Background: an optimization exercise with open tools, aiming at small area. Do not read the settings as production practice.
Function was checked by simulation only, so behaviour that the tests miss may differ from the original.
The series may have gaps, and a smaller design here may also do less where the tests do not look.

===== design/flow/run.sh =====
#!/bin/bash
# synth_recipe.tcl (not shown) runs the flow's synth.tcl, then flattens the netlist and writes it again
# the make line also repeats each setting of config.mk as NAME=value (left out here)
make -C /OpenROAD-flow-scripts/flow DESIGN_CONFIG=/design/flow/config.mk WORK_HOME=/design/flow/orfs CLKGATE_MAP_FILE= SYNTH_SCRIPT=/design/flow/synth_recipe.tcl finish

===== design/flow/config.mk =====
export PLATFORM = sky130hd
export DESIGN_NAME = PE
export DESIGN_NICKNAME = PE
export VERILOG_FILES = /design/flow/design.v
export SDC_FILE = /design/flow/constraint.sdc
export NUM_CORES = 4
export LEC_CHECK = 0
export CAP_MARGIN = 20
export CORE_MARGIN = 2
export CORE_UTILIZATION = 60
export SETUP_SLACK_MARGIN = 0.5
export SLEW_MARGIN = 20

===== design/flow/constraint.sdc =====
create_clock -name core_clock -period 16.0 [get_ports {clock}]
set_input_delay 3.2000 -clock core_clock [delete_from_list [all_inputs] [get_ports {clock}]]
set_output_delay 3.2000 -clock core_clock [all_outputs]
set_load 0.01 [all_outputs]

===== design/flow/design.v =====
module RAdd #(parameter W = 8) (
  input  [W-1:0] a,
  input  [W-1:0] b,
  input          ci,
  output [W-1:0] s,
  output         co
);
  wire [W:0] c;
  assign c[0] = ci;
  genvar i;
  generate
    for (i = 0; i < W; i = i + 1) begin : bit_
      assign s[i] = a[i] ^ b[i] ^ c[i];
      assign c[i+1] = (a[i] & b[i]) | (c[i] & (a[i] ^ b[i]));
    end
  endgenerate
  assign co = c[W];
endmodule
module FRoundPack(
  input         sign,
  input  [8:0]  E,
  input  [23:0] M,
  input         g,
  input         s,
  input  [2:0]  rm,
  output [31:0] out
);
  wire rne = rm == 3'h0;
  wire rdn = rm == 3'h2;
  wire rup = rm == 3'h3;
  wire rmm = rm == 3'h4;
  wire rod = rm == 3'h6;
  wire inexact = g | s;
  wire inc = (rne & g & (s | M[0])) | (rdn & sign & inexact) | (rup & ~sign & inexact) | (rmm & g);
  wire [23:0] Mo = {M[23:1], M[0] | (rod & inexact)};
  wire [23:0] Mi;
  wire        Mc;
  RAdd #(24) inc_ (.a(Mo), .b(24'd0), .ci(inc), .s(Mi), .co(Mc));
  wire [1:0]  v = {Mc, Mi[23]};
  wire [9:0]  adj = (v == 2'd0) ? 10'h3ff : (v == 2'd1) ? 10'h000 : 10'h001;
  wire [9:0]  top;
  wire        tc;
  RAdd #(10) exp_ (.a({1'b0, E}), .b(adj), .ci(1'b0), .s(top), .co(tc));
  wire ovf = top[9] | top[8] | (&top[7:0]);
  wire toInf = rne | rmm | (rdn & sign) | (rup & ~sign);
  assign out = ovf ? (toInf ? {sign, 8'hff, 23'd0} : {sign, 8'hfe, 23'h7fffff}) : {sign, top[7:0], Mi[22:0]};
endmodule
module FAddRaw(
  input  [31:0] a,
  input  [31:0] b,
  input         op,
  input  [2:0]  rm,
  output [37:0] raw
);
  wire sa = a[31];
  wire sb = b[31] ^ op;
  wire [7:0] ea = a[30:23];
  wire [7:0] eb = b[30:23];
  wire fa_nz = |a[22:0];
  wire fb_nz = |b[22:0];
  wire a_nan = (&ea) & fa_nz;
  wire b_nan = (&eb) & fb_nz;
  wire a_inf = (&ea) & ~fa_nz;
  wire b_inf = (&eb) & ~fb_nz;
  wire nan = a_nan | b_nan | (a_inf & b_inf & (sa ^ sb));
  wire inf = a_inf | b_inf;
  wire inf_sign = a_inf ? sa : sb;
  wire swap = b[30:0] > a[30:0];
  wire        sL = swap ? sb : sa;
  wire        sS = swap ? sa : sb;
  wire [30:0] xL = swap ? b[30:0] : a[30:0];
  wire [30:0] xS = swap ? a[30:0] : b[30:0];
  wire        nL = |xL[30:23];
  wire        nS = |xS[30:23];
  wire [7:0]  EL = {xL[30:24], xL[23] | ~nL};
  wire [7:0]  ES = {xS[30:24], xS[23] | ~nS};
  wire [23:0] mL = {nL, xL[22:0]};
  wire [23:0] mS = {nS, xS[22:0]};
  wire [7:0]  d = EL - ES;
  wire        far = d > 8'd26;
  wire [26:0] sh = far ? 27'd0 : ({mS, 3'b000} >> d[4:0]);
  reg  [4:0]  tz;
  integer i;
  always @(*) begin
    tz = 5'd0;
    for (i = 23; i >= 0; i = i - 1)
      if (mS[i]) tz = i[4:0];
  end
  wire        sticky = (|mS) & ({3'd0, tz} + 8'd3 < d);
  wire        effSub = sL ^ sS;
  wire [27:0] L = {1'b0, mL, 3'b000};
  wire [27:0] S = {1'b0, sh[26:1], sh[0] | sticky};
  wire [27:0] sum = L + (S ^ {28{effSub}}) + {27'd0, effSub};
  wire        zero = sum == 28'd0;
  reg  [4:0]  lz;
  always @(*) begin
    lz = 5'd27;
    for (i = 0; i <= 26; i = i + 1)
      if (sum[i]) lz = 5'd26 - i[4:0];
  end
  wire [7:0]  ELm1 = EL - 8'd1;
  wire [4:0]  nsh = ({3'd0, lz} > ELm1) ? ELm1[4:0] : lz;
  wire [26:0] nrm = sum[26:0] << nsh;
  wire        carry = sum[27];
  wire [23:0] M = carry ? sum[27:4] : nrm[26:3];
  wire        g = carry ? sum[3] : nrm[2];
  wire        s = carry ? (|sum[2:0]) : (|nrm[1:0]);
  wire [8:0]  E = zero ? 9'd1 : carry ? {1'b0, EL} + 9'd1 : {1'b0, EL} - {4'd0, nsh};
  wire        sign = inf ? inf_sign : zero ? (effSub ? (rm == 3'h2) : sL) : sL;
  assign raw = {nan, inf, sign, E, M, g, s};
endmodule
module FAddRound(
  input  [37:0] raw,
  input  [2:0]  rm,
  output [31:0] out
);
  wire [31:0] fin;
  FRoundPack rp (.sign(raw[35]), .E(raw[34:26]), .M(raw[25:2]), .g(raw[1]), .s(raw[0]), .rm(rm), .out(fin));
  assign out = raw[37] ? 32'h7fc00000 : raw[36] ? {raw[35], 8'hff, 23'd0} : fin;
endmodule
module FUnpackNorm(
  input  [31:0] a,
  output [23:0] m,
  output [9:0]  e
);
  wire [7:0] ea = a[30:23];
  wire       sub = ea == 8'd0;
  reg  [4:0] lz;
  integer i;
  always @(*) begin
    lz = 5'd0;
    for (i = 0; i <= 22; i = i + 1)
      if (a[i]) lz = 5'd22 - i[4:0];
  end
  wire [22:0] fs = a[22:0] << lz;
  assign m = sub ? {fs, 1'b0} : {1'b1, a[22:0]};
  assign e = sub ? -{5'd0, lz} : {2'd0, ea};
endmodule
module FMulRaw(
  input  [31:0] a,
  input  [31:0] b,
  input  [9:0]  ea_n,
  input  [9:0]  eb_n,
  input  [47:0] p,
  output [40:0] raw
);
  wire [7:0] ea = a[30:23];
  wire [7:0] eb = b[30:23];
  wire fa_nz = |a[22:0];
  wire fb_nz = |b[22:0];
  wire a_nan = (&ea) & fa_nz;
  wire b_nan = (&eb) & fb_nz;
  wire a_inf = (&ea) & ~fa_nz;
  wire b_inf = (&eb) & ~fb_nz;
  wire a_zero = (ea == 8'd0) & ~fa_nz;
  wire b_zero = (eb == 8'd0) & ~fb_nz;
  wire nan = a_nan | b_nan | (a_inf & b_zero) | (a_zero & b_inf);
  wire inf = a_inf | b_inf;
  wire zero = a_zero | b_zero;
  wire sign = a[31] ^ b[31];
  wire [9:0] es, E0;
  wire c0, c1;
  RAdd #(10) e1_ (.a(ea_n), .b(eb_n), .ci(1'b0), .s(es), .co(c0));
  RAdd #(10) e2_ (.a(es), .b(10'h381), .ci(1'b0), .s(E0), .co(c1));
  assign raw = {nan, inf, zero, sign, E0, p[47:22], |p[21:0]};
endmodule
module FMulRound(
  input  [40:0] raw,
  input  [2:0]  rm,
  output [31:0] out
);
  wire        sign = raw[37];
  wire [9:0]  E0 = raw[36:27];
  wire [25:0] pt = raw[26:1];
  wire        st = raw[0];
  wire        hi = pt[25];
  wire [9:0]  E;
  wire        ec;
  RAdd #(10) eh_ (.a(E0), .b(10'd0), .ci(hi), .s(E), .co(ec));
  wire [23:0] M = hi ? pt[25:2] : pt[24:1];
  wire        g = hi ? pt[1] : pt[0];
  wire        s = st | (hi & pt[0]);
  wire        tiny = E[9] | (E == 10'd0);
  wire [9:0]  sd;
  wire        sc;
  RAdd #(10) sd_ (.a(~E), .b(10'd1), .ci(1'b1), .s(sd), .co(sc));
  wire [4:0]  sdc = (sd[9:5] != 5'd0 || sd[4:0] > 5'd26) ? 5'd26 : sd[4:0];
  wire [24:0] X = {M, g};
  wire [24:0] Xs = X >> sdc;
  reg  [4:0]  tz;
  integer i;
  always @(*) begin
    tz = 5'd0;
    for (i = 24; i >= 0; i = i - 1)
      if (X[i]) tz = i[4:0];
  end
  wire        lost = (|X) & (tz < sdc);
  wire [23:0] Md = tiny ? Xs[24:1] : M;
  wire        gd = tiny ? Xs[0] : g;
  wire        sdn = tiny ? (s | lost) : s;
  wire [8:0]  Ed = tiny ? 9'd1 : (E[8] ? 9'h1ff : E[8:0]);
  wire [31:0] fin;
  FRoundPack rp (.sign(sign), .E(Ed), .M(Md), .g(gd), .s(sdn), .rm(rm), .out(fin));
  assign out = raw[40] ? 32'h7fc00000 : raw[39] ? {sign, 8'hff, 23'd0} : raw[38] ? {sign, 31'd0} : fin;
endmodule
module MulUnit(
  input         clock,
  input         reset,
  input         rs1,
  input         rs2,
  input         use_in,
  input         u1,
  input  [2:0]  r1,
  input  [31:0] pre_a,
  input  [31:0] pre_b,
  output [31:0] res
);
  reg [31:0] oa, ob, aa, ab;
  reg [40:0] R;
  reg [31:0] N, Y, Mr;
  wire [23:0] ma, mb;
  wire [9:0]  ea, eb;
  FUnpackNorm una (.a(aa), .m(ma), .e(ea));
  FUnpackNorm unb (.a(ab), .m(mb), .e(eb));
  wire [23:0] xl = use_in ? oa[23:0] : ma;
  wire [23:0] yl = use_in ? ob[23:0] : mb;
  wire [7:0]  ex = oa[31:24] * ob[7:0] + oa[7:0] * ob[31:24];
  wire [47:0] p = xl * yl + {16'd0, use_in ? ex : 8'd0, 24'd0};
  wire [31:0] pint = p[31:0];
  wire [40:0] fr;
  FMulRaw fmr (.a(aa), .b(ab), .ea_n(ea), .eb_n(eb), .p(p), .raw(fr));
  wire zf = rs1 | rs2;
  wire zi = reset | rs1;
  wire [40:0] fraw = zf ? {3'b001, 38'd0} : fr;
  wire [31:0] iraw = zi ? 32'd0 : pint;
  wire [31:0] mo = reset ? 32'd0 : N;
  wire [31:0] fres;
  FMulRound rr (.raw(R), .rm(r1), .out(fres));
  always @(posedge clock) begin
    oa <= pre_a;
    ob <= pre_b;
    aa <= oa;
    ab <= ob;
    R  <= use_in ? {9'd0, iraw} : fraw;
    N  <= u1 ? R[31:0] : mo;
    Y  <= u1 ? mo : fres;
    Mr <= Y;
  end
  assign res = rs1 ? 32'd0 : Mr;
endmodule
module AddUnit(
  input         clock,
  input         reset,
  input         rs1,
  input         rs2,
  input         use_in,
  input         u1,
  input  [2:0]  rm_in,
  input  [2:0]  r1,
  input         op_in,
  input  [31:0] pre_a,
  input  [31:0] pre_b,
  output [31:0] res
);
  reg [31:0] oa, ob, aa, ab;
  reg [37:0] R;
  reg [31:0] N, Y, Mr;
  wire [37:0] fr;
  FAddRaw far (.a(aa), .b(ab), .op(op_in), .rm(rm_in), .raw(fr));
  wire [31:0] isum = oa + (ob ^ {32{op_in}}) + {31'd0, op_in};
  wire zf = rs1 | rs2;
  wire zi = reset | rs1;
  wire zsign = op_in & (rm_in == 3'h2);
  wire [37:0] fraw = zf ? {2'b00, zsign, 9'd1, 26'd0} : fr;
  wire [31:0] iraw = zi ? 32'd0 : isum;
  wire [31:0] mo = reset ? 32'd0 : N;
  wire [31:0] fres;
  FAddRound rr (.raw(R), .rm(r1), .out(fres));
  always @(posedge clock) begin
    oa <= pre_a;
    ob <= pre_b;
    aa <= oa;
    ab <= ob;
    R  <= use_in ? {6'd0, iraw} : fraw;
    N  <= u1 ? R[31:0] : mo;
    Y  <= u1 ? mo : fres;
    Mr <= Y;
  end
  assign res = rs1 ? 32'd0 : Mr;
endmodule
module PE(
  input         clock,
  input         reset,
  input  [31:0] io_Xi_0,
  input  [31:0] io_Yi_0,
  input  [31:0] io_Xi_1,
  input  [31:0] io_Yi_1,
  input  [31:0] io_aggr_0,
  input  [31:0] io_aggr_1,
  input  [31:0] io_aggr_2,
  input  [31:0] io_aggr_3,
  input  [1:0]  io_m_0_sel,
  input  [1:0]  io_m_1_sel,
  input  [1:0]  io_m_2_sel,
  input  [1:0]  io_m_3_sel,
  input  [1:0]  io_m_4_sel,
  input  [1:0]  io_m_5_sel,
  input  [1:0]  io_m_6_sel,
  input  [1:0]  io_m_7_sel,
  input  [1:0]  io_m_8_sel,
  input  [1:0]  io_m_9_sel,
  input         io_addsub_0_op,
  input         io_addsub_1_op,
  input  [2:0]  io_rounding,
  input         io_tininess,
  input         io_use_int,
  output [31:0] io_out_0,
  output [31:0] io_out_1
);
  reg [31:0] Xi_0, Yi_0, Xi_1, Yi_1, aggr_0, aggr_1, aggr_2, aggr_3;
  reg        rs1, rs2, u1;
  reg [2:0]  r1;
  reg [31:0] pre_0, pre_1, pre_2, pre_3, pre_4, pre_5, pre_6, pre_7, pre_8, pre_9;
  reg [31:0] o_8, o_9, q_8, q_9;
  wire [31:0] A0, A1, M0, M1;
  function [31:0] mux3;
    input [1:0]  sel;
    input [31:0] in0;
    input [31:0] in1;
    input [31:0] in2;
    begin
      case (sel)
        2'd0: mux3 = in0;
        2'd1: mux3 = in1;
        2'd2: mux3 = in2;
        default: mux3 = 32'd0;
      endcase
    end
  endfunction
  always @(posedge clock) begin
    Xi_0 <= io_Xi_0;
    Yi_0 <= io_Yi_0;
    Xi_1 <= io_Xi_1;
    Yi_1 <= io_Yi_1;
    aggr_0 <= io_aggr_0;
    aggr_1 <= io_aggr_1;
    aggr_2 <= io_aggr_2;
    aggr_3 <= io_aggr_3;
    rs1 <= reset;
    rs2 <= rs1;
    u1 <= io_use_int;
    r1 <= io_rounding;
    pre_0 <= mux3(io_m_0_sel, Xi_0, A0, 32'd0);
    pre_1 <= mux3(io_m_1_sel, Yi_0, A0, 32'd0);
    pre_2 <= mux3(io_m_2_sel, Xi_1, A1, 32'd0);
    pre_3 <= mux3(io_m_3_sel, Yi_1, A1, 32'd0);
    pre_4 <= mux3(io_m_4_sel, Xi_0, M0, aggr_0);
    pre_5 <= mux3(io_m_5_sel, Yi_0, M1, aggr_1);
    pre_6 <= mux3(io_m_6_sel, Xi_1, M1, aggr_2);
    pre_7 <= mux3(io_m_7_sel, Yi_1, 32'd0, aggr_3);
    pre_8 <= mux3(io_m_8_sel, A0, M0, 32'd0);
    pre_9 <= mux3(io_m_9_sel, A1, M1, 32'd0);
    o_8 <= pre_8;
    o_9 <= pre_9;
    q_8 <= o_8;
    q_9 <= o_9;
  end
  MulUnit mul0 (.clock(clock), .reset(reset), .rs1(rs1), .rs2(rs2), .use_in(io_use_int), .u1(u1),
    .r1(r1), .pre_a(pre_0), .pre_b(pre_1), .res(M0));
  MulUnit mul1 (.clock(clock), .reset(reset), .rs1(rs1), .rs2(rs2), .use_in(io_use_int), .u1(u1),
    .r1(r1), .pre_a(pre_2), .pre_b(pre_3), .res(M1));
  AddUnit add0 (.clock(clock), .reset(reset), .rs1(rs1), .rs2(rs2), .use_in(io_use_int), .u1(u1),
    .rm_in(io_rounding), .r1(r1), .op_in(io_addsub_0_op), .pre_a(pre_4), .pre_b(pre_5), .res(A0));
  AddUnit add1 (.clock(clock), .reset(reset), .rs1(rs1), .rs2(rs2), .use_in(io_use_int), .u1(u1),
    .rm_in(io_rounding), .r1(r1), .op_in(io_addsub_1_op), .pre_a(pre_6), .pre_b(pre_7), .res(A1));
  wire zo = rs1 | rs2;
  assign io_out_0 = zo ? 32'd0 : q_8;
  assign io_out_1 = zo ? 32'd0 : q_9;
endmodule

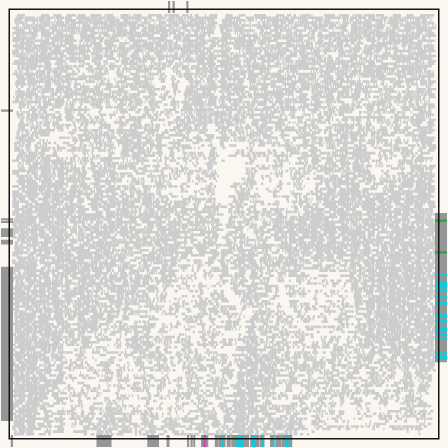
**Above:** run 1 (ports around the boundary).
Pins as bars across the die edge, other pins in grey.
legend:
  `reset`:
    colour: magenta
    pins: 1
    direction: input
    edge: bottom
  `io_m_4_sel`:
    colour: green
    pins: 2
    direction: input
    edge: right
  `io_Yi_0`:
    colour: cyan
    pins: 32
    direction: input
    edge: 21 right, 11 bottom
all pins by edge: 132 left, 116 right, 98 bottom, 3 top

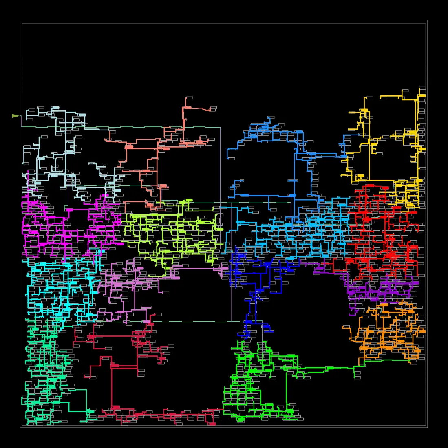
**Above:** run 1 (clock tree branches).
FF+latch count: 1764
CTS H-tree depth: 4

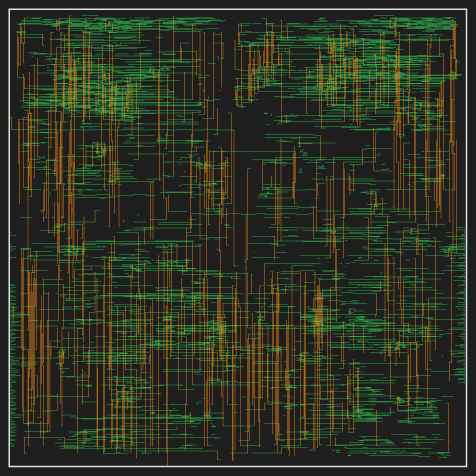
**Above:** run 1 (routed metal, one colour a layer).
Scale: 1 px per um. Only two layers are drawn.
legend:
  met3:
    colour: green
    wire_length: 45.7 mm
  met4:
    colour: orange
    wire_length: 32.1 mm

==> impl_metrics.py, run 1 <==
metrics = {
    "run_status": {
        "status": "complete, no violations",
    },
    "layout": {
        "stdcell_count": 16700,
        "fill_cells": 16200,
        "final_common_cell": "dfxtp_1",
        "drive_gt1_share_pct": 6.78,
        "fin_nets": 16100,
        "top_regs": "mul0.R x41, mul1.R x41",
        "post-route-util_pct": 67.0,
        "final_cell_mix": "1760 x dfxtp_1, 1635 x nand2_1, 1454 x inv_1",
        "syn_to_final_growth_pct": 10.9,
        "fin_area_um2": 136000,
    },
    "synth": {
        "ys_seq_area_share_pct": 28.8,
        "yosys-mux-area-fraction_pct": 7.39,
        "synth_compound_area_share_pct": 12.1,
        "synthArstFlopShare_pct": 0,
        "synthCells": 13700,
        "synth_top_family_by_area": "adder cells",
        "synth_edf_count": 0,
        "ys_warn_count": 6,
        "synth_fa_ha_area_share_pct": 26.5,
        "synth_top_flop_cell": "dfxtp_1",
        "syn_area_um2": 122000,
        "synth-simple-area-share_pct": 15.5,
        "synth.avg_cell_area_um2": 8.95,
        "yosys_register_bits": 1764,
        "synth-xor-area-share_pct": 2.88,
        "ys_types": 115,
    },
    "setup_path": {
        "cpPeakStageDelay_ns": 0.51,
        "crit_required_ns": 16.69,
        "reg2reg_to": "add1.R[34]",
        "critical_path_class": "reg -> reg",
        "cp-end-kind": "register",
        "rrSetupSlack_ns": 1.23,
        "r2r-start": "add1.aa[26]",
        "crit_start": "add1.aa[26]",
        "slowest_stage": "ha_1",
        "cp.arrival_ns": 15.46,
        "crit_fanout": 14,
        "start_kind": "register",
        "endpoint": "add1.R[34]",
        "r2r_cells": 71,
    },
    "die": {
        "coreArea_um2": 203000,
        "row_count": 165,
        "die_h_um": 456,
        "fp.dieW_um": 456,
        "pin_count": 349,
        "start_util_pct": 60.4,
        "die_area_um2": 208000,
    },
    "route": {
        "final_antenna_net_count": 0,
        "drc": 0,
        "wl_mm": 434,
        "viasPerCell": 6.21,
        "initialDrtViolationCount": 11700,
        "met2RoutedLength_mm": 189,
        "drt_pass1_iterations": 9,
        "top_layer_used": "met5",
        "routedLengthMet1_mm": 167,
        "via_count": 104000,
        "avgRoutedWirePerCell_um": 26.0,
        "route.met3.wl_mm": 45.7,
    },
    "global_route": {
        "grt.overflow.total": 0,
        "grt_pass1_wl_mm": 642,
        "grt_usage_pct": 40.9,
        "antenna_found_initial": 23,
        "grt_pass1_vias": 103000,
        "grt_start_max_net_pins": 99,
    },
    "timing": {
        "holdWs_ns": 0.279,
        "setup_viol": 0,
        "finalCritPeriodShare_pct": 92.3,
        "max_slew.worst_pin.slew_ns": 1.17,
        "tns_ns": 0,
        "fmax_mhz": 67.7,
        "skew_ns": 0.0587,
        "period_needed_ns": 14.77,
        "finalWorstSetupSlack_ns": 1.23,
        "slew_headroom_pct": 21.0,
        "slew_violations": 0,
        "rsz0062_at_grt": "yes",
        "hold_viol_final": 0,
    },
    "worst_hold_path": {
        "hp-class": "reg -> reg",
        "worstHoldStart": "pre_8[9]",
        "whs_endpoint": "o_8[9]",
        "hold_depth": 0,
    },
    "placement": {
        "postPlaceCellArea_um2": 129000,
        "place_inst": 16300,
        "place_ws_ns": 0.992,
        "hpwl_mm": 339,
        "port_buffers": 347,
        "place_congestion": 1.03,
    },
    "clocking": {
        "cts_made_buffers": 168,
        "root_buffer": "clkbuf_16",
        "cts_tree": "yes",
        "cts_buffer_depth": 3,
        "clk_latency_ns": 0.84,
        "clk_pin_slew_ns": 0.07,
        "clkSinkCount": 1764,
    },
    "run": {
        "max_cap_viol_count": 0,
    },
}
==> run 1: metal layers <==
layer,track usage [%],up-vias
li1,-,45700
met1,52.1,50300
met2,62.8,6070
met3,9.75,1405
met4,25.1,14
met5,0,-
==> run 1: synth_stat cells, drive strengths merged (15+ instances only) <==
master / number / area [um2]
o221ai: 32 / 287
nand2b: 112 / 701
a22o: 112 / 981
mux2i: 763 / 7640
dfxtp: 1764 / 35300
mux2: 83 / 942
or4: 15 / 113
o211ai: 70 / 531
ha: 844 / 10600
and2: 339 / 2120
and3: 73 / 457
a211o: 17 / 149
xnor2: 268 / 2350
a32oi: 16 / 148
nor3: 217 / 1090
inv: 1469 / 5520
a21oi: 577 / 2910
a22oi: 57 / 428
nor3b: 15 / 113
o31ai: 45 / 338
or3: 51 / 319
buf: 116 / 602
nand2: 1639 / 6160
a2111oi: 20 / 181
a21o: 69 / 518
o311ai: 18 / 158
mux4: 21 / 473
a31oi: 56 / 350
clkbuf: 542 / 2030
a21boi: 36 / 278
nor2: 1242 / 4670
a211oi: 115 / 911
xor2: 130 / 1160
nor2b: 161 / 1010
o22ai: 85 / 532
nor4: 73 / 478
o21bai: 53 / 398
a221oi: 28 / 269
nand3: 140 / 706
nand4: 74 / 463
fa: 1094 / 21900
or2: 38 / 238
o21a: 60 / 452
o21ai: 719 / 3620
==> run 1: layout make-up <==
class,count,area (um2),area share [%]
antenna,13,32.5,0.0240
sequential,1764,35300,26.0
inverter,1475,5550,4.09
timing repair buffer,669,5890,4.34
timing repair inverter,1,5.00,0.00369
multi-input combinational,9775,79500,58.6
tap,2672,3340,2.46
clock inverter,109,1500,1.10
clock buffer,204,4530,3.34
==> run 1: timing repair <==
action	CTS	global route
buffers inserted	0	15
endpoints found under the setup margin	0	83
hold buffers	0	0
gates resized for setup	0	35
==> run 1: critical path: cells and delay by family (launching register included) <==
family	cells	cell delay [ns]
xor gates and xnor gates	2	0.34
DFF	1	0.39
buffers and inverters	5	0.57
AOI/OAI and AO/OA	38	7.48
adders and majority gates	9	2.70
and+or+nand+nor	17	3.10
**Run 1: signal routing as the flow saved it**

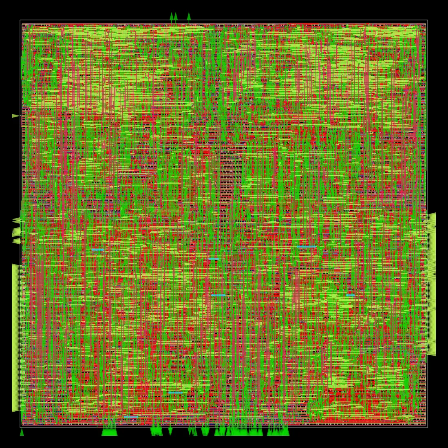

## Run 2: large edit since run 1, in outline
design/flow/design.v: 379 -> 1203 lines; modules unchanged: 3
  FAddPrep: new, 41 lines
  FAddRaw: edited, 64 -> 38 lines
  FAddRound: edited, 9 -> 9 lines
  FMulPrep: new, 44 lines
  FMulRound: edited, 39 -> 35 lines
  MulUnit: edited, 45 -> 44 lines
  AddUnit: edited, 40 -> 46 lines
  MulTree: new, 810 lines
  removed: FUnpackNorm, FMulRaw
==> module FMulRound as of run 2 <==
module FMulRound(
  input  [40:0] raw,
  input  [2:0]  rm,
  output [31:0] out
);
  wire        sign = raw[37];
  wire [9:0]  E0 = raw[36:27];
  wire [25:0] pt = raw[26:1];
  wire        st = raw[0];
  wire        hi = pt[25];
  wire [9:0]  E = hi ? E0 + 10'd1 : E0;
  wire        tiny = E[9] | (E == 10'd0);
  wire [9:0]  sd = hi ? -E0 : 10'd1 - E0;
  wire [23:0] M = hi ? pt[25:2] : pt[24:1];
  wire        g = hi ? pt[1] : pt[0];
  wire        s = st | (hi & pt[0]);
  wire [4:0]  sdc = (sd[9:5] != 5'd0 || sd[4:0] > 5'd26) ? 5'd26 : sd[4:0];
  wire [24:0] X = {M, g};
  wire [24:0] Xs = X >> sdc;
  reg  [4:0]  tz;
  integer i;
  always @(*) begin
    tz = 5'd0;
    for (i = 24; i >= 0; i = i - 1)
      if (X[i]) tz = i[4:0];
  end
  wire        lost = (|X) & (tz < sdc);
  wire [23:0] Md = tiny ? Xs[24:1] : M;
  wire        gd = tiny ? Xs[0] : g;
  wire        sdn = tiny ? (s | lost) : s;
  wire [8:0]  Ed = tiny ? 9'd1 : (E[8] ? 9'h1ff : E[8:0]);
  wire [31:0] fin;
  FRoundPack rp (.sign(sign), .E(Ed), .M(Md), .g(gd), .s(sdn), .rm(rm), .out(fin));
  assign out = raw[40] ? 32'h7fc00000 : raw[39] ? {sign, 8'hff, 23'd0} : raw[38] ? {sign, 31'd0} : fin;
endmodule
==> module MulUnit as of run 2 <==
module MulUnit(
  input         clock,
  input         reset,
  input         rs1,
  input         rs2,
  input         use_in,
  input         u1,
  input  [2:0]  r1,
  input  [31:0] pre_a,
  input  [31:0] pre_b,
  output [31:0] res
);
  reg [31:0] oa, ob;
  reg [60:0] A;
  reg [40:0] R;
  reg [31:0] N, Y, Mr;
  wire [60:0] prep;
  FMulPrep fmp (.a(oa), .b(ob), .prep(prep));
  wire [23:0] xl = use_in ? oa[23:0] : {1'b1, A[45:23]};
  wire [23:0] yl = use_in ? ob[23:0] : {1'b1, A[22:0]};
  wire [7:0]  xh = use_in ? oa[31:24] : 8'd0;
  wire [7:0]  yh = use_in ? ob[31:24] : 8'd0;
  wire [47:0] p;
  MulTree mt (.x(xl), .y(yl), .xh(xh), .yh(yh), .p(p));
  wire [31:0] pint = p[31:0];
  wire [40:0] fr = {A[60:58], A[56:46], p[47:22], (|p[21:0]) | A[57]};
  wire zf = rs1 | rs2;
  wire zi = reset | rs1;
  wire [40:0] fraw = zf ? {4'b0010, fr[36:0]} : fr;
  wire [31:0] iraw = zi ? 32'd0 : pint;
  wire [31:0] mo = reset ? 32'd0 : N;
  wire [31:0] fres;
  FMulRound rr (.raw(R), .rm(r1), .out(fres));
  always @(posedge clock) begin
    oa <= pre_a;
    ob <= pre_b;
    A  <= prep;
    R  <= use_in ? {9'd0, iraw} : fraw;
    N  <= u1 ? R[31:0] : mo;
    Y  <= u1 ? mo : fres;
    Mr <= Y;
  end
  assign res = rs1 ? 32'd0 : Mr;
endmodule
==> module FAddPrep as of run 2 <==
module FAddPrep(
  input  [31:0] a,
  input  [31:0] b,
  output [64:0] prep
);
  wire [7:0] ea = a[30:23];
  wire [7:0] eb = b[30:23];
  wire fa_nz = |a[22:0];
  wire fb_nz = |b[22:0];
  wire a_nan = (&ea) & fa_nz;
  wire b_nan = (&eb) & fb_nz;
  wire a_inf = (&ea) & ~fa_nz;
  wire b_inf = (&eb) & ~fb_nz;
  wire [30:0] df;
  wire        ge;
  RAdd #(31) cmp_ (.a(a[30:0]), .b(~b[30:0]), .ci(1'b1), .s(df), .co(ge));
  wire        swap = ~ge;
  wire [30:0] xL = swap ? b[30:0] : a[30:0];
  wire [30:0] xS = swap ? a[30:0] : b[30:0];
  wire        nL = |xL[30:23];
  wire        nS = |xS[30:23];
  wire [7:0]  EL = {xL[30:24], xL[23] | ~nL};
  wire [7:0]  ES = {xS[30:24], xS[23] | ~nS};
  wire [23:0] mL = {nL, xL[22:0]};
  wire [23:0] mS = {nS, xS[22:0]};
  wire [7:0]  d;
  wire        dc;
  RAdd #(8) dif_ (.a(EL), .b(~ES), .ci(1'b1), .s(d), .co(dc));
  wire        far = d > 8'd26;
  wire [26:0] sh = far ? 27'd0 : ({mS, 3'b000} >> d[4:0]);
  reg  [4:0]  tz;
  integer i;
  always @(*) begin
    tz = 5'd0;
    for (i = 23; i >= 0; i = i - 1)
      if (mS[i]) tz = i[4:0];
  end
  wire        sticky = (|mS) & ({3'd0, tz} + 8'd3 < d);
  wire [26:0] S = {sh[26:1], sh[0] | sticky};
  assign prep = {a_nan | b_nan, a_inf, b_inf, a[31], b[31], swap, EL, mL, S};
endmodule
==> module FAddRound as of run 2 <==
module FAddRound(
  input  [38:0] raw,
  input  [2:0]  rm,
  output [31:0] out
);
  wire [31:0] fin;
  FRoundPack rp (.sign(raw[35]), .E(raw[34:26]), .M(raw[25:2]), .g(raw[1]), .s(raw[0]), .rm(rm), .out(fin));
  assign out = raw[38] ? 32'h7fc00000 : raw[37] ? {raw[35], 8'hff, 23'd0} : raw[36] ? {raw[35], 31'd0} : fin;
endmodule
==> module FAddRaw as of run 2 <==
module FAddRaw(
  input  [64:0] prep,
  input         op,
  input  [2:0]  rm,
  input  [27:0] sum,
  output        effSub,
  output [38:0] raw
);
  wire        sa = prep[61];
  wire        sb = prep[60] ^ op;
  wire        swap = prep[59];
  wire [7:0]  EL = prep[58:51];
  wire        a_inf = prep[63];
  wire        b_inf = prep[62];
  assign effSub = sa ^ sb;
  wire        sL = swap ? sb : sa;
  wire        nan = prep[64] | (a_inf & b_inf & effSub);
  wire        inf = a_inf | b_inf;
  wire        inf_sign = a_inf ? sa : sb;
  wire        zero = sum == 28'd0;
  reg  [4:0]  lz;
  integer i;
  always @(*) begin
    lz = 5'd27;
    for (i = 0; i <= 26; i = i + 1)
      if (sum[i]) lz = 5'd26 - i[4:0];
  end
  wire [7:0]  ELm1 = EL - 8'd1;
  wire [4:0]  nsh = ({3'd0, lz} > ELm1) ? ELm1[4:0] : lz;
  wire [26:0] nrm = sum[26:0] << nsh;
  wire        carry = sum[27];
  wire [23:0] M = carry ? sum[27:4] : nrm[26:3];
  wire        g = carry ? sum[3] : nrm[2];
  wire        s = carry ? (|sum[2:0]) : (|nrm[1:0]);
  wire [8:0]  E = zero ? 9'd1 : carry ? {1'b0, EL} + 9'd1 : {1'b0, EL} - {4'd0, nsh};
  wire        sign = inf ? inf_sign : zero ? (effSub ? (rm == 3'h2) : sL) : sL;
  assign raw = {nan, inf, 1'b0, sign, E, M, g, s};
endmodule
==> module FMulPrep as of run 2 <==
module FMulPrep(
  input  [31:0] a,
  input  [31:0] b,
  output [60:0] prep
);
  wire [7:0] ea = a[30:23];
  wire [7:0] eb = b[30:23];
  wire fa_nz = |a[22:0];
  wire fb_nz = |b[22:0];
  wire a_sub = ea == 8'd0;
  wire b_sub = eb == 8'd0;
  wire a_nan = (&ea) & fa_nz;
  wire b_nan = (&eb) & fb_nz;
  wire a_inf = (&ea) & ~fa_nz;
  wire b_inf = (&eb) & ~fb_nz;
  wire a_zero = a_sub & ~fa_nz;
  wire b_zero = b_sub & ~fb_nz;
  wire nan = a_nan | b_nan | (a_inf & b_zero) | (a_zero & b_inf);
  wire inf = a_inf | b_inf;
  wire zero = a_zero | b_zero;
  wire tiny = a_sub & b_sub;
  wire sign = a[31] ^ b[31];
  wire sel = b_sub & ~a_sub;
  wire [22:0] nf = sel ? b[22:0] : a[22:0];
  wire [7:0]  ne = sel ? eb : ea;
  wire        nsub = sel ? b_sub : a_sub;
  wire [22:0] fo = sel ? a[22:0] : b[22:0];
  wire [7:0]  oe = sel ? ea : eb;
  reg  [4:0]  lz;
  integer i;
  always @(*) begin
    lz = 5'd0;
    for (i = 0; i <= 22; i = i + 1)
      if (nf[i]) lz = 5'd22 - i[4:0];
  end
  wire [22:0] fs = nf << lz;
  wire [22:0] fn = nsub ? {fs[21:0], 1'b0} : nf;
  wire [9:0]  en = nsub ? -{5'd0, lz} : {2'd0, ne};
  wire [9:0]  es, E0;
  wire c0, c1;
  RAdd #(10) e1_ (.a(en), .b({2'd0, oe}), .ci(1'b0), .s(es), .co(c0));
  RAdd #(10) e2_ (.a(es), .b(10'h381), .ci(1'b0), .s(E0), .co(c1));
  assign prep = {nan, inf, zero, tiny, sign, tiny ? 10'h300 : E0, fn, fo};
endmodule
==> module AddUnit as of run 2 <==
module AddUnit(
  input         clock,
  input         reset,
  input         rs1,
  input         rs2,
  input         use_in,
  input         u1,
  input  [2:0]  rm_in,
  input  [2:0]  r1,
  input         op_in,
  input  [31:0] pre_a,
  input  [31:0] pre_b,
  output [31:0] res
);
  reg [31:0] oa, ob;
  reg [64:0] A;
  reg [38:0] R;
  reg [31:0] N, Y, Mr;
  wire [64:0] prep;
  FAddPrep fap (.a(oa), .b(ob), .prep(prep));
  wire        effSub;
  wire [38:0] fr;
  wire [31:0] x = use_in ? oa : {4'd0, A[50:27], 3'd0};
  wire [31:0] y = use_in ? ob : {5'd0, A[26:0]};
  wire        inv = use_in ? op_in : effSub;
  wire [31:0] sum = x + (y ^ {32{inv}}) + {31'd0, inv};
  FAddRaw far (.prep(A), .op(op_in), .rm(rm_in), .sum(sum[27:0]), .effSub(effSub), .raw(fr));
  wire zf = rs1 | rs2;
  wire zi = reset | rs1;
  wire zsign = op_in & (rm_in == 3'h2);
  wire [38:0] fraw = zf ? {3'b001, zsign, fr[34:0]} : fr;
  wire [31:0] iraw = zi ? 32'd0 : sum;
  wire [31:0] mo = reset ? 32'd0 : N;
  wire [31:0] fres;
  FAddRound rr (.raw(R), .rm(r1), .out(fres));
  always @(posedge clock) begin
    oa <= pre_a;
    ob <= pre_b;
    A  <= prep;
    R  <= use_in ? {7'd0, iraw} : fraw;
    N  <= u1 ? R[31:0] : mo;
    Y  <= u1 ? mo : fres;
    Mr <= Y;
  end
  assign res = rs1 ? 32'd0 : Mr;
endmodule
--- a/design/flow/config.mk
+++ b/design/flow/config.mk
@@ -6,7 +6,8 @@
 export NUM_CORES = 4
 export LEC_CHECK = 0
+export ABC_AREA = 1
 export CAP_MARGIN = 20
 export CORE_MARGIN = 2
-export CORE_UTILIZATION = 60
-export SETUP_SLACK_MARGIN = 0.5
+export CORE_UTILIZATION = 65
+export SETUP_SLACK_MARGIN = 0.3
 export SLEW_MARGIN = 20
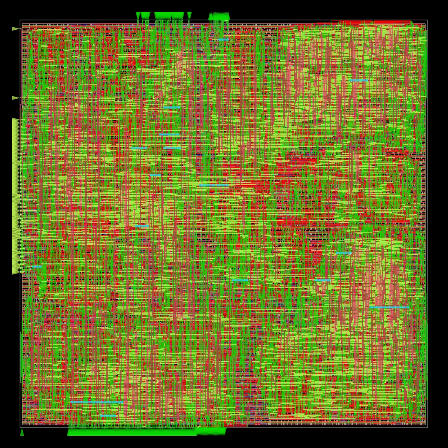
**Above:** run 2 (signal routing as the flow saved it).
Total GRT Usage: 47.1%
DR WL met2: 170 mm

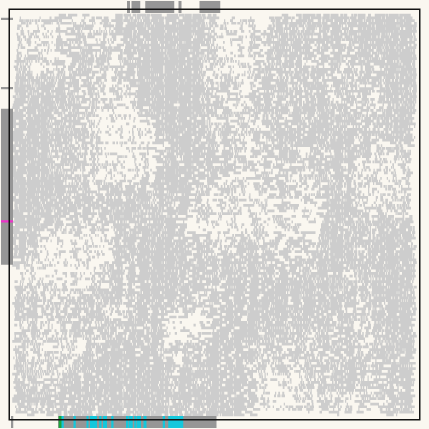
**Above:** run 2 (ports around the boundary).
Scale: 1 px per um. Pins as bars across the die edge, other pins in grey.
legend:
  `io_m_4_sel`:
    colour: green
    pins: 2
    direction: input
    edge: bottom
  `io_Yi_0`:
    colour: cyan
    pins: 32
    direction: input
    edge: bottom
  `reset`:
    colour: magenta
    pins: 1
    direction: input
    edge: left
all pins by edge: 172 bottom, 116 left, 61 top

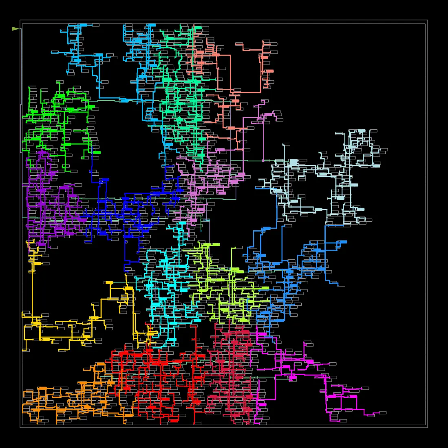
**Above:** run 2 (clock tree branches).
Num CTS Buffers: 164
# clock sinks: 1761
CTS root buf: clkbuf_16
FF+latch count: 1761

==> run 2 against run 1 <==
Global-route usage up 6.2 points. Die area is 19% lower. Hold slack better by 0.037 ns. Critical path depth decreased by 6. Register-to-register slack gained 0.09 ns. Design area decreased by 13%. Maximum frequency increased by 0.58%. Critical path type unchanged.
==> impl_metrics.py, run 2 <==
metrics = {
    "layout": {
        "drive_gt1_share_pct": 5.69,
        "stdcell_count": 15700,
        "fin_area_um2": 117000,
        "post-route-util_pct": 72.2,
        "top_regs": "add0.A x65, add1.A x65",
        "final_common_cell": "nand2_1",
        "fin_nets": 14900,
        "final_cell_mix": "2444 x nand2_1, 1878 x inv_1, 1759 x dfxtp_1",
        "syn_to_final_growth_pct": 10.2,
    },
    "setup_path": {
        "cp.depth": 65,
        "critical_path_class": "reg -> reg",
        "cpPeakStageDelay_ns": 1.03,
        "slowest_stage": "dfxtp_1",
        "rrSetupSlack_ns": 1.32,
        "cp-end-kind": "register",
        "r2r-start": "mul0.R[26]",
        "crit_required_ns": 16.71,
        "path_common_cell": "ha_1",
        "crit_buf_inv": 8,
        "endpoint": "mul0.Y[7]",
        "reg2reg_to": "mul0.Y[7]",
        "cp.arrival_ns": 15.39,
        "crit_fanout": 33,
        "start_kind": "register",
        "crit_start": "mul0.R[26]",
        "cp_top_family": "adder cells",
        "r2r_cells": 65,
    },
    "die": {
        "start_util_pct": 65.5,
        "coreArea_um2": 163000,
        "die_area_um2": 167000,
        "pin_count": 349,
        "row_count": 148,
        "fp.dieW_um": 409,
        "die_h_um": 409,
    },
    "synth": {
        "synth_area_leader_cell": "dfxtp_1",
        "synthCells": 13400,
        "synth_edf_count": 0,
        "ys_types": 75,
        "netlist_top_cells_count": "2448 x nand2_1, 1883 x inv_1, 1761 x dfxtp_1",
        "synthMostInstantiatedCell": "nand2_1",
        "synth_top_flop_cell": "dfxtp_1",
        "ys_seq_area_share_pct": 33.1,
        "synth_top_area_share_pct": 33.1,
        "yosys_register_bits": 1761,
        "syn_area_um2": 107000,
        "ys_warn_count": 7,
        "yosys-top-cells-area": "dfxtp_1 33%, fa_1 13%, nand2_1 8.6%, inv_1 6.6%, ha_1 6.0%",
        "synth.avg_cell_area_um2": 7.94,
        "synthArstFlopShare_pct": 0,
    },
    "route": {
        "wl_mm": 405,
        "initialDrtViolationCount": 16300,
        "drt_pass1_iterations": 17,
        "drc": 0,
        "via_count": 101000,
        "viasPerCell": 6.41,
        "final_antenna_net_count": 0,
        "avgRoutedWirePerCell_um": 25.7,
    },
    "clocking": {
        "cts_tree": "yes",
        "cts_hold_repair.buffers": 0,
        "cts_max_level": 4,
        "post_cts_resized": 0,
        "clk_latency_ns": 0.85,
        "postCtsSetupBuffers": 0,
        "clk_pin_slew_ns": 0.07,
        "cts_buffer_depth": 3,
    },
    "timing": {
        "tns_ns": 0,
        "holdWs_ns": 0.316,
        "skew_ns": 0.0300,
        "rsz0062_at_grt": "no",
        "setup_viol": 0,
        "fmax_mhz": 68.1,
        "slew_violations": 0,
        "slew_headroom_pct": 21.7,
        "finalCritPeriodShare_pct": 91.8,
        "period_needed_ns": 14.68,
        "max_slew.worst_pin.slew_ns": 1.17,
        "hold_viol_final": 0,
    },
    "placement": {
        "postPlaceCellArea_um2": 112000,
        "hpwl_mm": 299,
        "place_congestion": 1.05,
        "place_inst": 15400,
        "port_buffers": 347,
    },
    "global_route": {
        "grt_pass1_vias": 98700,
        "grt.overflow.total": 0,
        "antenna_found_initial": 57,
        "grt_pass1_wl_mm": 598,
        "grt_start_max_net_pins": 134,
    },
    "run": {
        "max_cap_viol_count": 0,
    },
    "run_status": {
        "status": "complete, no violations",
    },
    "worst_hold_path": {
        "hp-class": "reg -> reg",
    },
}
run 2: final cells by class:
type                    count  area [um2]
clock inverters            76         991
clock buffers             226        4660
flip-flops and latches   1761       35300
well taps                2175        2720
repair buffers            544        4990
multi-input cells        8991       61500
diodes                     27        67.6
inverters                1945        7310
fillers                 12100       45300
run 2: worst reg2reg max path, delay by kind of cell, from the launching register on:
kind            cells  cell delay [ns]
fa+ha+maj          33             7.52
xor+xnor            1             0.17
compound gates     16             3.06
simple gates        7             1.67
buf+inv             8             1.13
flops               1             1.03
run 2: layer usage:
layer	global-route usage (%)	up-vias	wire length, um
met3	15.2	2350	54600
met1	58.7	46900	146000
li1	-	43800	-
met4	31.5	34	34300
met5	0.230	-	283
met2	69.7	7858	170000
run 2: how the worst min path moves through the flow:
stage,startpoint,end,slack (ns),depth (start not counted)
6_report,add1.Y[10],add1.Mr[10],0.32,0
5_1_grt,pre_2[22],mul1.oa[22],0.32,0
4_1_cts,add1.Y[10],add1.Mr[10],0.31,0
3_5_place_dp,pre_6[29],add1.oa[29],0.31,0
3_3_place_gp,add1.Y[19],add1.Mr[19],0.31,0
2_1_floorplan,add0.Y[0],add0.Mr[0],0.31,0
run 2: stage by stage:
stage          setup WS [ns]
6_report                1.32
3_3_place_gp            1.88
2_1_floorplan           3.48
4_1_cts                 1.59
3_5_place_dp            1.62
5_1_grt                0.454
run 2: logic make-up after synthesis:
logic type | count (synthesis) | synth area share (%)
multiplexers | 43 | 0.404
AO/OA/AOI/OAI | 3053 | 16.7
AND/OR/NAND/NOR | 3886 | 14.8
adder cells (fa/ha/maj) | 1192 | 18.8
other | 1 | 0.00352
flip-flops | 1761 | 33.1
XOR/XNOR | 815 | 6.71
buffers and inverters | 2669 | 9.53
**Run 2: routed metal, one colour a layer**

Scale: 1 px per um. Only two layers are drawn.
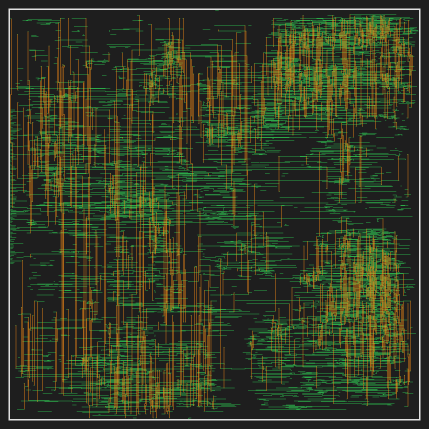

==> run 3: changes to the inputs <==
==> design/flow/flow/run.sh (new file) <==
#!/bin/bash
# The standard layout, with clock tree synthesis told to use larger sink
# clusters and not to add dummy loads.
set -euo pipefail
bash standard.sh \
  "CTS_ARGS=-sink_clustering_enable -repair_clock_nets -dont_use_dummy_load -sink_clustering_size 20 -sink_clustering_max_diameter 60" \
  finish > orfs_flow.log 2>&1
==> design/flow/standard.sh (new file) <==
#!/bin/bash
# synth_recipe.tcl (not shown) runs the flow's synth.tcl, then flattens the netlist and writes it again
# the make line also repeats each setting of config.mk as NAME=value (left out here)
make -C /OpenROAD-flow-scripts/flow DESIGN_CONFIG=/design/flow/config.mk WORK_HOME=/design/flow/orfs CLKGATE_MAP_FILE= SYNTH_SCRIPT=/design/flow/synth_recipe.tcl "${@:-finish}"
removed: design/flow/run.sh
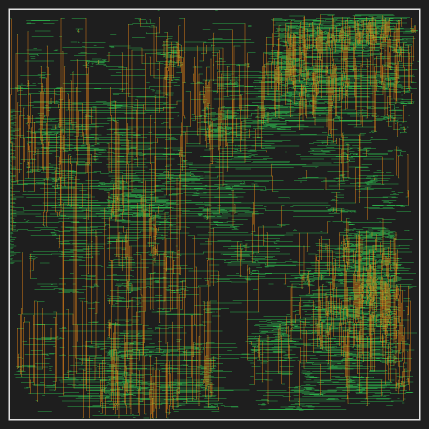
**Above:** run 3 (routed metal, one colour a layer).
Scale: 1 px per um. Only two layers are drawn.
legend:
  met3:
    colour: green
    wire_length: 52.0 mm
  met4:
    colour: orange
    wire_length: 31.6 mm

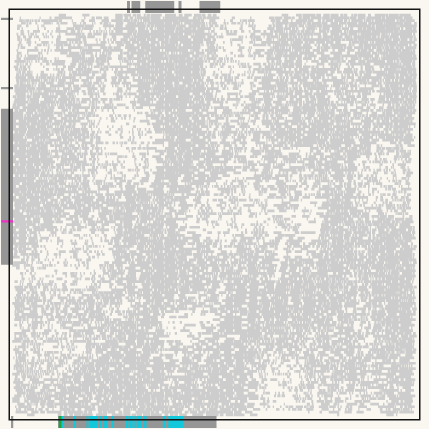
**Above:** run 3 (ports around the boundary).
Scale: 1 px per um. Pins as bars across the die edge, other pins in grey.
legend:
  `io_Yi_0`:
    colour: cyan
    pins: 32
    direction: input
    edge: bottom
  `io_m_4_sel`:
    colour: green
    pins: 2
    direction: input
    edge: bottom
  `reset`:
    colour: magenta
    pins: 1
    direction: input
    edge: left
all pins by edge: 172 bottom, 116 left, 61 top

==> run 3 against run 2 <==
Still clean on timing, DRC and antenna. Routed wire length shrank 2.2%. Non-clock buffer count grew 1. Register-to-register slack gained 0.10 ns. Clock skew grew 0.076 ns. Final cell count shrank 1.2%. Global-route usage shrank 1.1 points. Critical endpoint unchanged.
==> impl_metrics.py, run 3 <==
metrics = {
    "run_status": {
        "status": "complete, no violations",
    },
    "synth": {
        "synth_edf_count": 0,
        "synth_top_flop_cell": "dfxtp_1",
        "yosys_register_bits": 1761,
        "ys_warn_count": 7,
        "ys_types": 75,
        "ys_seq_area_share_pct": 33.1,
        "synth.avg_cell_area_um2": 7.94,
        "netlist_top_cells_count": "2448 x nand2_1, 1883 x inv_1, 1761 x dfxtp_1",
        "yosys-top-cells-area": "dfxtp_1 33%, fa_1 13%, nand2_1 8.6%, inv_1 6.6%, ha_1 6.0%",
        "synth_top_area_share_pct": 33.1,
        "synthCells": 13400,
        "syn_area_um2": 107000,
        "synthMostInstantiatedCell": "nand2_1",
        "synth_area_leader_cell": "dfxtp_1",
        "synthArstFlopShare_pct": 0,
    },
    "global_route": {
        "met3_usage_pct": 13.9,
        "grt.overflow.total": 0,
        "grt_start_max_net_pins": 134,
        "grt_pass1_vias": 96800,
        "top_usage_layer": "met2",
        "grtUsageMet1_pct": 57.9,
        "grt_usage_pct": 46.0,
        "antenna_found_initial": 43,
        "use_met2_pct": 68.7,
        "grt_pass1_wl_mm": 585,
    },
    "clocking": {
        "clk_pin_slew_ns": 0.08,
        "cts_max_level": 3,
        "cts_buffer_depth": 3,
        "post_cts_resized": 0,
        "cts_tree": "yes",
        "root_buffer": "clkbuf_16",
        "cts_hold_repair.buffers": 0,
        "postCtsSetupBuffers": 0,
        "clkSinkCount": 1761,
        "cts_made_buffers": 119,
        "clk_latency_ns": 0.80,
    },
    "timing": {
        "finalCritPeriodShare_pct": 91.1,
        "slew_violations": 0,
        "fmax_mhz": 68.6,
        "tns_ns": 0,
        "setup_viol": 0,
        "slew_headroom_pct": 23.1,
        "period_needed_ns": 14.58,
        "holdWs_ns": 0.270,
        "hold_viol_final": 0,
        "finalWorstSetupSlack_ns": 1.42,
        "max_slew.worst_pin.slew_ns": 1.15,
        "skew_ns": 0.106,
        "rsz0062_at_grt": "no",
    },
    "placement": {
        "hpwl_mm": 299,
        "port_buffers": 347,
        "postPlaceCellArea_um2": 112000,
        "place_inst": 15400,
        "place_ws_ns": 1.62,
        "place_congestion": 1.05,
    },
    "setup_path": {
        "start_kind": "register",
        "slowest_stage": "dfxtp_1",
        "critical_path_class": "reg -> reg",
        "cp.arrival_ns": 15.23,
        "cp-end-kind": "register",
        "cpPeakStageDelay_ns": 1.00,
        "crit_fanout": 33,
        "crit_required_ns": 16.65,
        "crit_buf_inv": 8,
        "path_common_cell": "ha_1",
        "cp_top_family": "adder cells",
    },
    "route": {
        "drc": 0,
        "wl_mm": 396,
        "final_antenna_net_count": 0,
        "viasPerCell": 6.38,
        "via_count": 99300,
        "initialDrtViolationCount": 14800,
        "drt_pass1_iterations": 22,
        "avgRoutedWirePerCell_um": 25.4,
    },
    "worst_hold_path": {
        "hp-class": "reg -> reg",
    },
    "die": {
        "pin_count": 349,
        "fp.dieW_um": 409,
        "coreArea_um2": 163000,
        "start_util_pct": 65.5,
        "die_area_um2": 167000,
        "die_h_um": 409,
        "row_count": 148,
    },
    "layout": {
        "final_cell_mix": "2444 x nand2_1, 1878 x inv_1, 1759 x dfxtp_1",
        "drive_gt1_share_pct": 4.64,
        "post-route-util_pct": 70.5,
        "syn_to_final_growth_pct": 7.69,
        "fin_nets": 14800,
        "final_common_cell": "nand2_1",
        "top_regs": "add0.A x65, add1.A x65",
        "fin_area_um2": 115000,
        "stdcell_count": 15600,
    },
    "run": {
        "max_cap_viol_count": 0,
    },
}
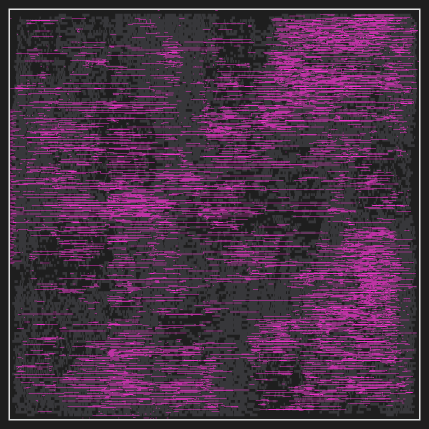
**Above:** run 3 (M3 wires).
Scale: 1 px per um. Cells faint in the background.
wire length on this layer: 52.0 mm
main direction: horizontal
share of all routed wire: 13%

[run 3: cell counts after synthesis]
No cell type changed its count.
[run 3: cell families (layout without fill, tap and decap cells)]
kind of cell	count (synthesis)	in the layout	synth area share, %
AND/OR/NAND/NOR	3886	3886	14.8
AO/OA/AOI/OAI	3053	3053	16.7
buffers and inverters	2669	2609	9.53
flip-flops	1761	1761	33.1
adder cells (fa/ha/maj)	1192	1192	18.8
XOR/XNOR	815	815	6.71
multiplexers	43	43	0.404
other	1	27	0.00352
[run 3: worst register-to-register path: cells and delay by family (launching register included)]
family / cells / cell delay, ns
adders and majority gates: 33 / 7.49
DFF: 1 / 1.00
xor gates and xnor gates: 1 / 0.17
buffers and inverters: 8 / 1.08
AOI/OAI and AO/OA: 16 / 3.02
and+or+nand+nor: 7 / 1.69
[run 3: final timing paths]
| path | from | to | slack [ns] | cells after the start |
|---|---|---|---|---|
| max reg2reg | mul0.R[26] | mul0.Y[7] | 1.42 | 65 |
| min reg2reg | pre_4[11] | add0.oa[11] | 0.27 | 0 |
| max | mul0.R[26] | mul0.Y[7] | 1.42 | 65 |
| min | pre_4[11] | add0.oa[11] | 0.27 | 0 |
[run 3: area by class of cell]
type / count / area [um2]
repair buffers: 545 / 4990
multi-input cells: 8991 / 61500
diodes: 25 / 62.6
fillers: 12500 / 48000
flip-flops and latches: 1761 / 35300
well taps: 2175 / 2720
inverters: 1945 / 7310
clock buffers: 119 / 2980
[run 3: per-layer routing]
metal,share of wire (%),vias up,wire [um]
met5,0.048,-,189
met4,8.0,26,31600
met3,13,2081,52000
met2,42,7254,167000
met1,37,46400,145000
li1,-,43500,-
**Run 3: clock tree branches**

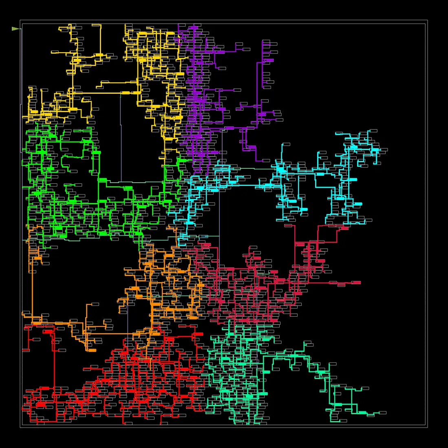

==> run 4: changes to the inputs <==
==> design/flow/flow/run.sh (replaced) <==
#!/bin/bash
# The standard layout, with clock tree synthesis told to use larger sink
# clusters and not to add dummy loads.
set -euo pipefail
bash standard.sh \
  "CTS_ARGS=-sink_clustering_enable -repair_clock_nets -dont_use_dummy_load -sink_clustering_size 25 -sink_clustering_max_diameter 80" \
  finish > orfs_flow.log 2>&1
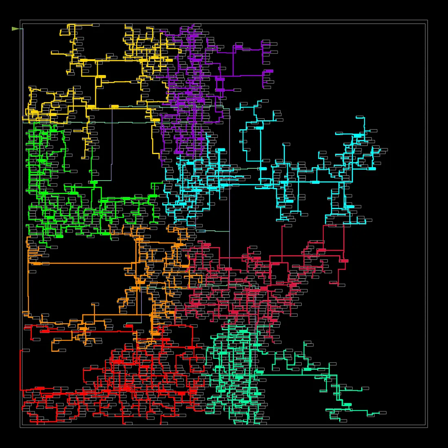
**Above:** run 4 (clock tree branches).
CTS H-tree depth: 3
Num CTS Buffers: 91

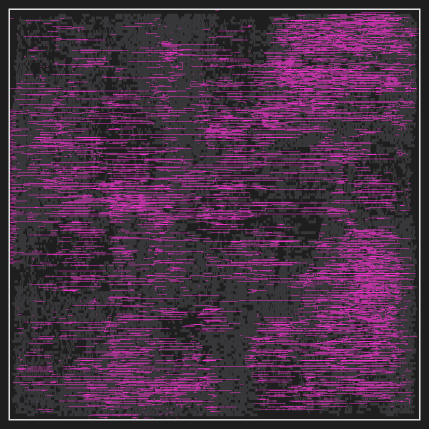
**Above:** run 4 (M3 wires).
Scale: 1 px per um. Cells faint in the background.
share of all routed wire: 13%
nets with wire on the layer: 2013
wire length on this layer: 51.5 mm

==> run 4 against run 3 <==
Hold slack improved by 0.0043 ns. Flip-flop and latch count did not move. Design area fell by 0.60%. Final cell count fell by 0.21%. Highest routed layer unchanged.
==> impl_metrics.py, run 4 <==
metrics = {
    "route": {
        "final_antenna_net_count": 0,
        "wl_mm": 395,
        "via_count": 99100,
        "avgRoutedWirePerCell_um": 25.5,
        "viasPerCell": 6.38,
        "initialDrtViolationCount": 15600,
        "drt_pass1_iterations": 20,
        "drc": 0,
    },
    "timing": {
        "finalWorstSetupSlack_ns": 1.41,
        "period_needed_ns": 14.59,
        "max_slew.worst_pin.slew_ns": 1.17,
        "slew_headroom_pct": 21.3,
        "finalCritPeriodShare_pct": 91.2,
        "slew_violations": 0,
        "rsz0062_at_grt": "no",
        "setup_viol": 0,
        "fmax_mhz": 68.5,
        "skew_ns": 0.0999,
        "tns_ns": 0,
        "hold_viol_final": 0,
    },
    "layout": {
        "multi_input_area_um2": 61500,
        "final_cell_mix": "2444 x nand2_1, 1878 x inv_1, 1759 x dfxtp_1",
        "syn_to_final_growth_pct": 7.04,
        "fin_nets": 14800,
        "final_common_cell": "nand2_1",
        "regArea_um2": 35300,
        "top_regs": "add0.A x65, add1.A x65",
        "drive_gt1_share_pct": 4.45,
        "fill_cells": 12600,
    },
    "synth": {
        "yosys_register_bits": 1761,
        "synth_top_area_share_pct": 33.1,
        "synthMostInstantiatedCell": "nand2_1",
        "synth_area_leader_cell": "dfxtp_1",
        "syn_area_um2": 107000,
        "synth.avg_cell_area_um2": 7.94,
        "ys_types": 75,
        "synth_top_flop_cell": "dfxtp_1",
        "synthArstFlopShare_pct": 0,
        "synthCells": 13400,
        "ys_seq_area_share_pct": 33.1,
        "synth_edf_count": 0,
        "yosys-top-cells-area": "dfxtp_1 33%, fa_1 13%, nand2_1 8.6%, inv_1 6.6%, ha_1 6.0%",
        "ys_warn_count": 7,
        "netlist_top_cells_count": "2448 x nand2_1, 1883 x inv_1, 1761 x dfxtp_1",
    },
    "placement": {
        "hpwl_mm": 299,
        "place_ws_ns": 1.62,
        "port_buffers": 347,
        "place_congestion": 1.05,
    },
    "setup_path": {
        "cp.arrival_ns": 15.19,
        "start_kind": "register",
        "crit_fanout": 33,
        "crit_required_ns": 16.60,
        "slowest_stage": "dfxtp_1",
        "cpPeakStageDelay_ns": 1.01,
        "cp-end-kind": "register",
        "path_common_cell": "ha_1",
        "critical_path_class": "reg -> reg",
    },
    "global_route": {
        "grt_pass1_wl_mm": 582,
        "grt.overflow.total": 0,
        "grt_usage_pct": 45.8,
        "grt_pass1_vias": 96300,
        "antenna_found_initial": 41,
        "grt_start_max_net_pins": 134,
    },
    "clocking": {
        "clk_latency_ns": 0.77,
        "clkSinkCount": 1761,
        "root_buffer": "clkbuf_16",
        "cts_tree": "yes",
        "cts_hold_repair.buffers": 0,
        "post_cts_resized": 0,
        "clk_pin_slew_ns": 0.10,
        "cts_buffer_depth": 3,
        "postCtsSetupBuffers": 0,
    },
    "die": {
        "fp.dieW_um": 409,
        "coreArea_um2": 163000,
        "start_util_pct": 65.5,
        "die_area_um2": 167000,
        "row_count": 148,
        "pin_count": 349,
        "die_h_um": 409,
    },
    "run": {
        "max_cap_viol_count": 0,
    },
    "run_status": {
        "status": "complete, no violations",
    },
    "worst_hold_path": {
        "hp-class": "reg -> reg",
    },
}
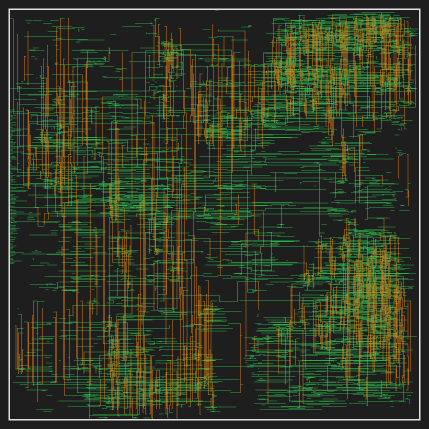
**Above:** run 4 (routed metal, one colour a layer).
Scale: 1 px per um. Only two layers are drawn.
legend:
  met4:
    colour: orange
    wire_length: 31.7 mm
  met3:
    colour: green
    wire_length: 51.5 mm

## run 4: cell types whose count changed in the layout (fill, tap and decap cells not counted), sizes merged
cell    before  now
buf        199  200
clkbuf     119   91
diode       25   20
## run 4: metal layers
metal	track usage [%]	vias to the layer above	wire length, um
met2	68.6	7295	166000
met3	13.2	2051	51500
met5	0	-	145
met4	28.8	22	31700
li1	-	43400	-
met1	58.2	46300	145000
## run 4: stage by stage
step           hold slack (ns)  instance area [um2]  utilization, %  std cells
5_1_grt                  0.266               114000            70.1      15500
4_1_cts                  0.268               114000            70.1      15500
3_3_place_gp             0.310               112000            68.7      15400
2_1_floorplan            0.310               107000               -      13400
6_report                 0.275               114000            70.1      15500
3_5_place_dp             0.312               112000            68.7      15400
## run 4: path summary, 6_finish.rpt
kind,startpoint,endpoint,slack [ns],cells past startpoint
min,o_9[0],q_9[0],0.27,0
max,mul0.R[26],mul0.Y[20],1.41,65
min reg2reg,o_9[0],q_9[0],0.27,0
max reg2reg,mul0.R[26],mul0.Y[20],1.41,65
## run 4: kinds of logic (layout without fill, tap and decap cells)
family,Yosys count,in the layout,synth area share [%]
AO/OA/AOI/OAI,3053,3053,16.7
XOR/XNOR,815,815,6.71
adder cells (fa/ha/maj),1192,1192,18.8
buffers and inverters,2669,2582,9.53
flip-flops,1761,1761,33.1
AND/OR/NAND/NOR,3886,3886,14.8
other,1,22,0.00352
multiplexers,43,43,0.404
## run 4: area by class of cell
| type | instances | share of cell area, % |
|---|---|---|
| diodes | 20 | 0.0439 |
| multi-input cells | 8991 | 53.9 |
| inverters | 1945 | 6.41 |
| repair buffers | 546 | 4.40 |
| clock buffers | 91 | 2.00 |
| flip-flops and latches | 1761 | 30.9 |
| well taps | 2175 | 2.38 |
## run 4: critical path, delay by kind of cell (launching register included)
family,cells,cell delay (ns)
flops,1,1.01
simple gates,7,1.67
fa+ha+maj,33,7.53
buf+inv,8,1.10
compound gates,16,2.95
xor+xnor,1,0.17

==> gallery <==
M1 wires.
Plate I
Scale: 1 px per um.
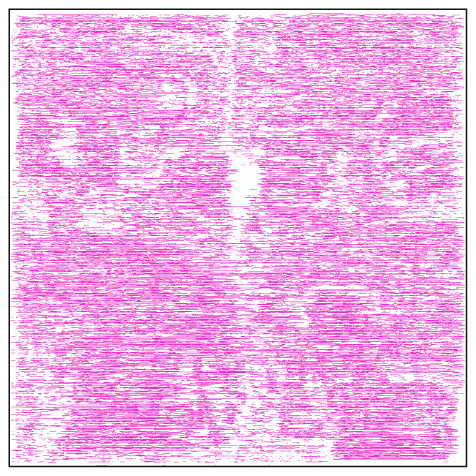
Plate II
Scale: 1.5 px per um.
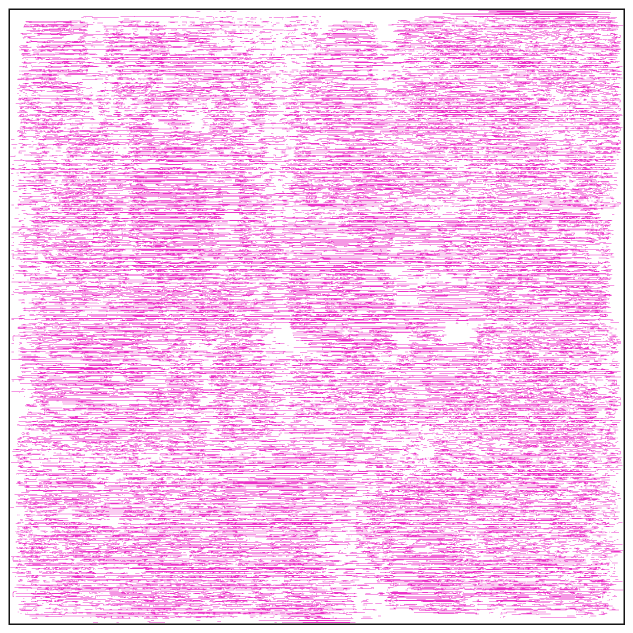
Of these, largest die: Plate I
| picture | from |
|---|---|
| Plate II | run 4 |
| Plate I | run 1 |

Key to Plate I:
main direction: horizontal
wire length on this layer: 167 mm
share of all routed wire: 38%
nets with wire on the layer: 15169
longest straight run: 116 um

separate check: timing with driven ports:
How much do the figures lean on ideal ports? The routed layouts below were timed once more, with nothing changed but the port constraints. Step 1 sets driving cells, clkbuf_16 on the clock port and buf_2 on the other inputs (assumed; they add their load-dependent delay and slew). Step 2 adds t to the input delays and takes it off the output delays; t is the mean of the earliest and latest rising clock arrival at the registers after step 1. Input paths then give back, and output paths get back, about the clock's delay inside the block. Slacks: ideal ports / drivers / drivers and shift; pairs: ideal ports / drivers.
| run | t, ns | setup WS [ns] | latest minus earliest clock arrival (ns) |
|---|---|---|---|
| run 1 | 0.903 | 1.234 / 1.234 / 1.234 | 0.059 / 0.059 |
| run 2 | 0.931 | 1.319 / 1.319 / 1.319 | 0.034 / 0.034 |
| run 3 | 0.842 | 1.421 / 1.421 / 1.421 | 0.109 / 0.109 |
| run 4 | 0.809 | 1.406 / 1.406 / 1.406 | 0.109 / 0.108 |
After both steps every run listed still meets setup and hold.
